This is an optimization exercise on Yosys and OpenROAD, whose aim is small area, not a production implementation.
In this exercise RTL edits were held to simulation tests only and were not proved equivalent to the original.

Figure 1. M2 wires.
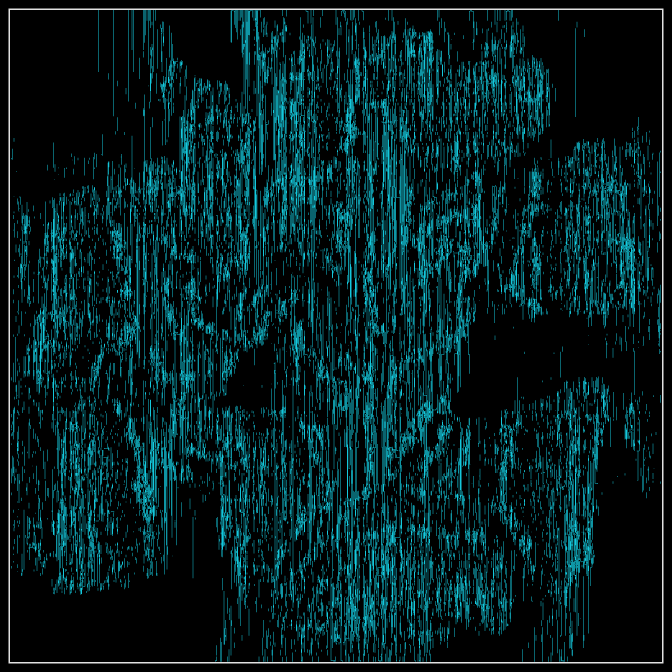
Figure 2. CTS result over the die.
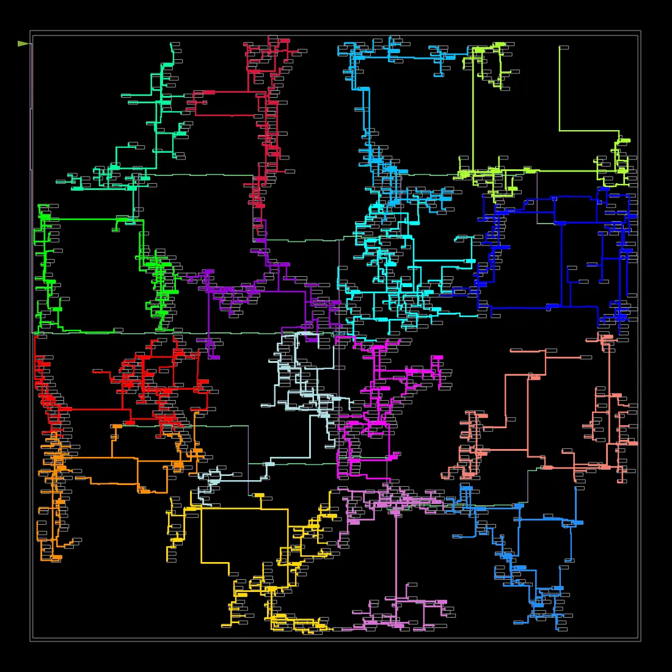
$ cat flow/constraint.sdc
create_clock -name core_clock -period 5.5 [get_ports {sclk}]
set_input_delay 1.1000 -clock core_clock [delete_from_list [all_inputs] [get_ports {sclk}]]
set_output_delay 1.1000 -clock core_clock [all_outputs]
set_load 0.01 [all_outputs]
$ cat flow/design.v
module  xbip_dsp48_macro_0(
        input                   CLK                     ,
        input   signed  [24:0]  A                       ,
        input   signed  [17:0]  B                       ,
        input   signed  [24:0]  D                       ,
        output  reg signed [42:0]  P
);
reg     signed  [24:0]          a_r                             ;
reg     signed  [24:0]          d_r                             ;
reg     signed  [17:0]          b_r1                            ;
reg     signed  [17:0]          b_r2                            ;
reg     signed  [25:0]          ad_r                            ;
reg     signed  [42:0]          m_r                             ;
always  @(posedge CLK) begin
        a_r     <=      A;
        d_r     <=      D;
        b_r1    <=      B;
        b_r2    <=      b_r1;
        ad_r    <=      a_r + d_r;
        m_r     <=      ad_r * b_r2;
        P       <=      m_r;
end
endmodule
module  conv_mult_dsp(
        input                   sclk                    ,       
        input   signed  [ 7:0]  data_a                  ,
        input   signed  [ 7:0]  data_d                  ,
        input   signed  [ 7:0]  data_b                  ,
        output  wire signed [15:0]  data_ab             ,
        output  wire signed [15:0]  data_db             
);
wire    signed  [24:0]          dsp_a                           ;
wire    signed  [24:0]          dsp_d                           ;
wire    signed  [17:0]          dsp_b                           ;
wire    signed  [42:0]          dsp_p                           ;
assign  dsp_a   =       {data_a[7],data_a, 16'h0};
assign  dsp_d   =       {{17{data_d[7]}}, data_d};
assign  dsp_b   =       {{10{data_b[7]}}, data_b};
assign  data_db =       dsp_p[15:0];
assign  data_ab =       (data_db[15] == 1'b1) ? (dsp_p[31:16]+1) : dsp_p[31:16];
xbip_dsp48_macro_0 xbip_dsp48_macro_0_inst (
        .CLK                    (sclk                   ),       
        .A                      (dsp_a                  ),       
        .B                      (dsp_b                  ),       
        .D                      (dsp_d                  ),       
        .P                      (dsp_p                  )        
);
endmodule
module  conv_kernel_1x2_add(
        input                   sclk                    ,       
        input                   s_rst_n                 ,       
        input   signed  [15:0]  data00                  ,       
        input   signed  [15:0]  data01                  ,       
        input   signed  [15:0]  data02                  ,       
        input   signed  [15:0]  data10                  ,       
        input   signed  [15:0]  data11                  ,       
        input   signed  [15:0]  data12                  ,  
        input   signed  [15:0]  data20                  ,       
        input   signed  [15:0]  data21                  ,       
        input   signed  [15:0]  data22                  ,  
        output  reg signed      [19:0]  add_result              
);
reg     signed  [19:0]          temp0                           ;
reg     signed  [19:0]          temp1                           ;
reg     signed  [19:0]          temp2                           ;
always  @(posedge sclk or negedge s_rst_n) begin
        if(s_rst_n == 1'b0) begin
                temp0           <=      'd0;
                temp1           <=      'd0;
                temp2           <=      'd0;
                add_result      <=      'd0;
        end 
        else begin
                temp0           <=      data00 + data01 + data02;
                temp1           <=      data10 + data11 + data12;
                temp2           <=      data20 + data21 + data22;
                add_result      <=      temp0 + temp1 + temp2;
        end
end
endmodule
module  conv_kernel_1x2(
        input                   sclk                    ,       
        input                   s_rst_n                 ,       
        input           [71:0]  data_in                 ,
        input           [71:0]  ch0_weight              ,
        input           [71:0]  ch1_weight              ,
        output  wire signed    [19:0]   ch0_out         ,
        output  wire signed    [19:0]   ch1_out         
);
wire    signed  [ 7:0]          data_00                         ;
wire    signed  [ 7:0]          data_01                         ;
wire    signed  [ 7:0]          data_02                         ;
wire    signed  [ 7:0]          data_10                         ;
wire    signed  [ 7:0]          data_11                         ;
wire    signed  [ 7:0]          data_12                         ;
wire    signed  [ 7:0]          data_20                         ;
wire    signed  [ 7:0]          data_21                         ;
wire    signed  [ 7:0]          data_22                         ;
wire    signed  [ 7:0]          ch0_w_00                        ;
wire    signed  [ 7:0]          ch0_w_01                        ;
wire    signed  [ 7:0]          ch0_w_02                        ;
wire    signed  [ 7:0]          ch0_w_10                        ;
wire    signed  [ 7:0]          ch0_w_11                        ;
wire    signed  [ 7:0]          ch0_w_12                        ;
wire    signed  [ 7:0]          ch0_w_20                        ;
wire    signed  [ 7:0]          ch0_w_21                        ;
wire    signed  [ 7:0]          ch0_w_22                        ;
wire    signed  [ 7:0]          ch1_w_00                        ;
wire    signed  [ 7:0]          ch1_w_01                        ;
wire    signed  [ 7:0]          ch1_w_02                        ;
wire    signed  [ 7:0]          ch1_w_10                        ;
wire    signed  [ 7:0]          ch1_w_11                        ;
wire    signed  [ 7:0]          ch1_w_12                        ;
wire    signed  [ 7:0]          ch1_w_20                        ;
wire    signed  [ 7:0]          ch1_w_21                        ;
wire    signed  [ 7:0]          ch1_w_22                        ;
wire    signed  [15:0]          ch0_out_00                      ;
wire    signed  [15:0]          ch0_out_01                      ;
wire    signed  [15:0]          ch0_out_02                      ;
wire    signed  [15:0]          ch0_out_10                      ;
wire    signed  [15:0]          ch0_out_11                      ;
wire    signed  [15:0]          ch0_out_12                      ;
wire    signed  [15:0]          ch0_out_20                      ;
wire    signed  [15:0]          ch0_out_21                      ;
wire    signed  [15:0]          ch0_out_22                      ;
wire    signed  [15:0]          ch1_out_00                      ;
wire    signed  [15:0]          ch1_out_01                      ;
wire    signed  [15:0]          ch1_out_02                      ;
wire    signed  [15:0]          ch1_out_10                      ;
wire    signed  [15:0]          ch1_out_11                      ;
wire    signed  [15:0]          ch1_out_12                      ;
wire    signed  [15:0]          ch1_out_20                      ;
wire    signed  [15:0]          ch1_out_21                      ;
wire    signed  [15:0]          ch1_out_22                      ;
assign  data_00 =       data_in[7:0];
assign  data_10 =       data_in[15:8];
assign  data_20 =       data_in[23:16];
assign  data_01 =       data_in[31:24];
assign  data_11 =       data_in[39:32];
assign  data_21 =       data_in[47:40];
assign  data_02 =       data_in[55:48];
assign  data_12 =       data_in[63:56];
assign  data_22 =       data_in[71:64];
assign  ch0_w_00        =       ch0_weight[7:0];
assign  ch0_w_01        =       ch0_weight[15:8];
assign  ch0_w_02        =       ch0_weight[23:16];
assign  ch0_w_10        =       ch0_weight[31:24];
assign  ch0_w_11        =       ch0_weight[39:32];
assign  ch0_w_12        =       ch0_weight[47:40];
assign  ch0_w_20        =       ch0_weight[55:48];
assign  ch0_w_21        =       ch0_weight[63:56];
assign  ch0_w_22        =       ch0_weight[71:64];
assign  ch1_w_00        =       ch1_weight[7:0];
assign  ch1_w_01        =       ch1_weight[15:8];
assign  ch1_w_02        =       ch1_weight[23:16];
assign  ch1_w_10        =       ch1_weight[31:24];
assign  ch1_w_11        =       ch1_weight[39:32];
assign  ch1_w_12        =       ch1_weight[47:40];
assign  ch1_w_20        =       ch1_weight[55:48];
assign  ch1_w_21        =       ch1_weight[63:56];
assign  ch1_w_22        =       ch1_weight[71:64];
conv_mult_dsp   U00_conv_mult_dsp_inst(
        .sclk                   (sclk                   ),
        .data_a                 (ch0_w_00               ),
        .data_d                 (ch1_w_00               ),
        .data_b                 (data_00                ),
        .data_ab                (ch0_out_00             ),
        .data_db                (ch1_out_00             )
);
conv_mult_dsp   U01_conv_mult_dsp_inst(
        .sclk                   (sclk                   ),
        .data_a                 (ch0_w_01               ),
        .data_d                 (ch1_w_01               ),
        .data_b                 (data_01                ),
        .data_ab                (ch0_out_01             ),
        .data_db                (ch1_out_01             )
);
conv_mult_dsp   U02_conv_mult_dsp_inst(
        .sclk                   (sclk                   ),
        .data_a                 (ch0_w_02               ),
        .data_d                 (ch1_w_02               ),
        .data_b                 (data_02                ),
        .data_ab                (ch0_out_02             ),
        .data_db                (ch1_out_02             )
);
conv_mult_dsp   U10_conv_mult_dsp_inst(
        .sclk                   (sclk                   ),
        .data_a                 (ch0_w_10               ),
        .data_d                 (ch1_w_10               ),
        .data_b                 (data_10                ),
        .data_ab                (ch0_out_10             ),
        .data_db                (ch1_out_10             )
);
conv_mult_dsp   U11_conv_mult_dsp_inst(
        .sclk                   (sclk                   ),
        .data_a                 (ch0_w_11               ),
        .data_d                 (ch1_w_11               ),
        .data_b                 (data_11                ),
        .data_ab                (ch0_out_11             ),
        .data_db                (ch1_out_11             )
);
conv_mult_dsp   U12_conv_mult_dsp_inst(
        .sclk                   (sclk                   ),
        .data_a                 (ch0_w_12               ),
        .data_d                 (ch1_w_12               ),
        .data_b                 (data_12                ),
        .data_ab                (ch0_out_12             ),
        .data_db                (ch1_out_12             )
);
conv_mult_dsp   U20_conv_mult_dsp_inst(
        .sclk                   (sclk                   ),
        .data_a                 (ch0_w_20               ),
        .data_d                 (ch1_w_20               ),
        .data_b                 (data_20                ),
        .data_ab                (ch0_out_20             ),
        .data_db                (ch1_out_20             )
);
conv_mult_dsp   U21_conv_mult_dsp_inst(
        .sclk                   (sclk                   ),
        .data_a                 (ch0_w_21               ),
        .data_d                 (ch1_w_21               ),
        .data_b                 (data_21                ),
        .data_ab                (ch0_out_21             ),
        .data_db                (ch1_out_21             )
);
conv_mult_dsp   U22_conv_mult_dsp_inst(
        .sclk                   (sclk                   ),
        .data_a                 (ch0_w_22               ),
        .data_d                 (ch1_w_22               ),
        .data_b                 (data_22                ),
        .data_ab                (ch0_out_22             ),
        .data_db                (ch1_out_22             )
);
conv_kernel_1x2_add     ch0_conv_kernel_1x2_add_inst(
        .sclk                   (sclk                   ),
        .s_rst_n                (s_rst_n                ),
        .data00                 (ch0_out_00             ),
        .data01                 (ch0_out_01             ),
        .data02                 (ch0_out_02             ),
        .data10                 (ch0_out_10             ),
        .data11                 (ch0_out_11             ),
        .data12                 (ch0_out_12             ),
        .data20                 (ch0_out_20             ),
        .data21                 (ch0_out_21             ),
        .data22                 (ch0_out_22             ),
        .add_result             (ch0_out                )
);
conv_kernel_1x2_add     ch1_conv_kernel_1x2_add_inst(
        .sclk                   (sclk                   ),
        .s_rst_n                (s_rst_n                ),
        .data00                 (ch1_out_00             ),
        .data01                 (ch1_out_01             ),
        .data02                 (ch1_out_02             ),
        .data10                 (ch1_out_10             ),
        .data11                 (ch1_out_11             ),
        .data12                 (ch1_out_12             ),
        .data20                 (ch1_out_20             ),
        .data21                 (ch1_out_21             ),
        .data22                 (ch1_out_22             ),
        .add_result             (ch1_out                )
);
endmodule
$ cat flow/config.mk
export PLATFORM = sky130hd
export DESIGN_NAME = conv_kernel_1x2
export DESIGN_NICKNAME = conv_kernel_1x2
export VERILOG_FILES = /design/flow/design.v
export SDC_FILE = /design/flow/constraint.sdc
export NUM_CORES = 4
export LEC_CHECK = 0
export CAP_MARGIN = 20
export CORE_MARGIN = 2
export CORE_UTILIZATION = 40
export SLEW_MARGIN = 20
$ cat flow/run.sh
#!/bin/bash
# synth_recipe.tcl (not shown) runs the flow's synth.tcl, then flattens the netlist and writes it again
# the make line also repeats each setting of config.mk as NAME=value (left out here)
make -C /OpenROAD-flow-scripts/flow DESIGN_CONFIG=/design/flow/config.mk WORK_HOME=/design/flow/orfs CLKGATE_MAP_FILE= SYNTH_SCRIPT=/design/flow/synth_recipe.tcl finish
==> results.toml <==
[run_status]
run_status = "timing/DRC/antenna clean"

[sta]
finalMaxSlewViolations = 0
slew_headroom = 0.373
setup_ws_ns = 0.193
tightest_slew_ns = 0.929
max_freq_mhz = 188
finClkSkew_ns = 0.0384
hold_viol_final = 0
hold-worst-slack_ns = 0.318

[die]
start_util = 0.403
chipHeight_um = 483
row_count = 175
die_w_um = 483
num_io_pins = 258
dieArea_um2 = 233000

[worst_setup_path]
path_class = "reg2reg"
path_max_fanout = 8
critPathLaunchType = "flip-flop"
r2r_cells = 19
path_cells = "and2_2 -> fa_2 -> inv_1 -> fa_1 -> inv_1 -> fa_1 -> inv_1 -> fa_1 -> inv_1 -> ha_1 -> and2_1 -> and4_1 -> o211ai_1 -> a31oi_2 -> o31a_1 -> o31a_1 -> a41oi_2 -> mux2i_1 -> a2111oi_2"
crit_top_cell = "inv_1"
cpPeakStageDelay_ns = 0.65
critPathBufInv = 4
path_delay_family = "adder cells"

[logic_synthesis]
synth_adder_area_share = 0.393
synthTopCellsByCount = "inv_1, fa_1, dfxtp_1"
netlist_area_um2 = 91600
ys_seq_elements = 1171
synth.distinct_cells = 74
yosysSeqAreaShare = 0.264
syn-instance-count = 9148
synth_top_cell_by_area = "fa_1"
synth_simple_gate_area_frac = 0.130
synthXorXnorAreaFrac = 0.0573
synthMuxAreaShare = 0.00193

[min_path]
hold_depth = 0
min_path_type = "reg2reg"

[cts]
cts_setup_buffers = 0
clock_path_buffers = 3
insertion_delay_ns = 0.81

[layout]
multi_input_area_um2 = 59800
nonClkBufAreaFrac = 0.0399
clkCellAreaFrac = 0.0450
finalNetCount = 11961
n_all_buffers = 462
final_common_cell = "inv_1"
clock_buffer_count = 174
area_growth_pct = 13.7
multi_input_area_share = 0.575

[routing]
first_pass_iters = 5
met1_length_um = 94300
routed.top_layer = "met5"
via_per_inst = 4.68

[global_routing]
overflow = 0
busiest_layer = "met2"

[placed_design]
dp.final_hpwl_um = 173000
placedInstanceArea_um2 = 99200
globalplace.congestion = 0.869
place_inst = 12519
## Picture notes: Figure 1
The wires run mostly vertical. The layer carries 98.1 mm of wire.
total detailed-routing wirelength: 207,000 um
met2 Usage GRT: 0.301
via count: 59,787

## Picture notes: Figure 2
CTS buffer count: 138
clock root buffer: clkbuf_16
CTS H-tree lvls: 4
FFs & Latches: 1,171
clk sink count: 1,171

## port drivers added, routing unchanged
How much do the figures lean on ideal ports? The routed layout below was timed once more, with nothing changed but the port constraints.
Step 1: set_driving_cell puts a clkbuf_16 on sclk and a buf_2 on each other input, an assumption about the parent block.
Step 2 adds t to the input delays and takes it off the output delays; t is the mean of the earliest and latest rising clock arrival at the registers after step 1. Input paths then give back, and output paths get back, about the clock's delay inside the block.
Slacks: no drivers / after step 1 / after step 2; pairs: no drivers / after step 1.
shift t [ns]: 0.875
setup WS [ns]: 0.193 / 0.193 / 0.193
worst setup path at the end: register to register
latest minus earliest clock arrival (ns): 0.049 / 0.049
worst slew at a driven data input, ns: 0.09
After both steps setup and hold are still met in this run. For this run, drivers alone change the setup slack by 0.000 ns; drivers and shift together by 0.000 ns.
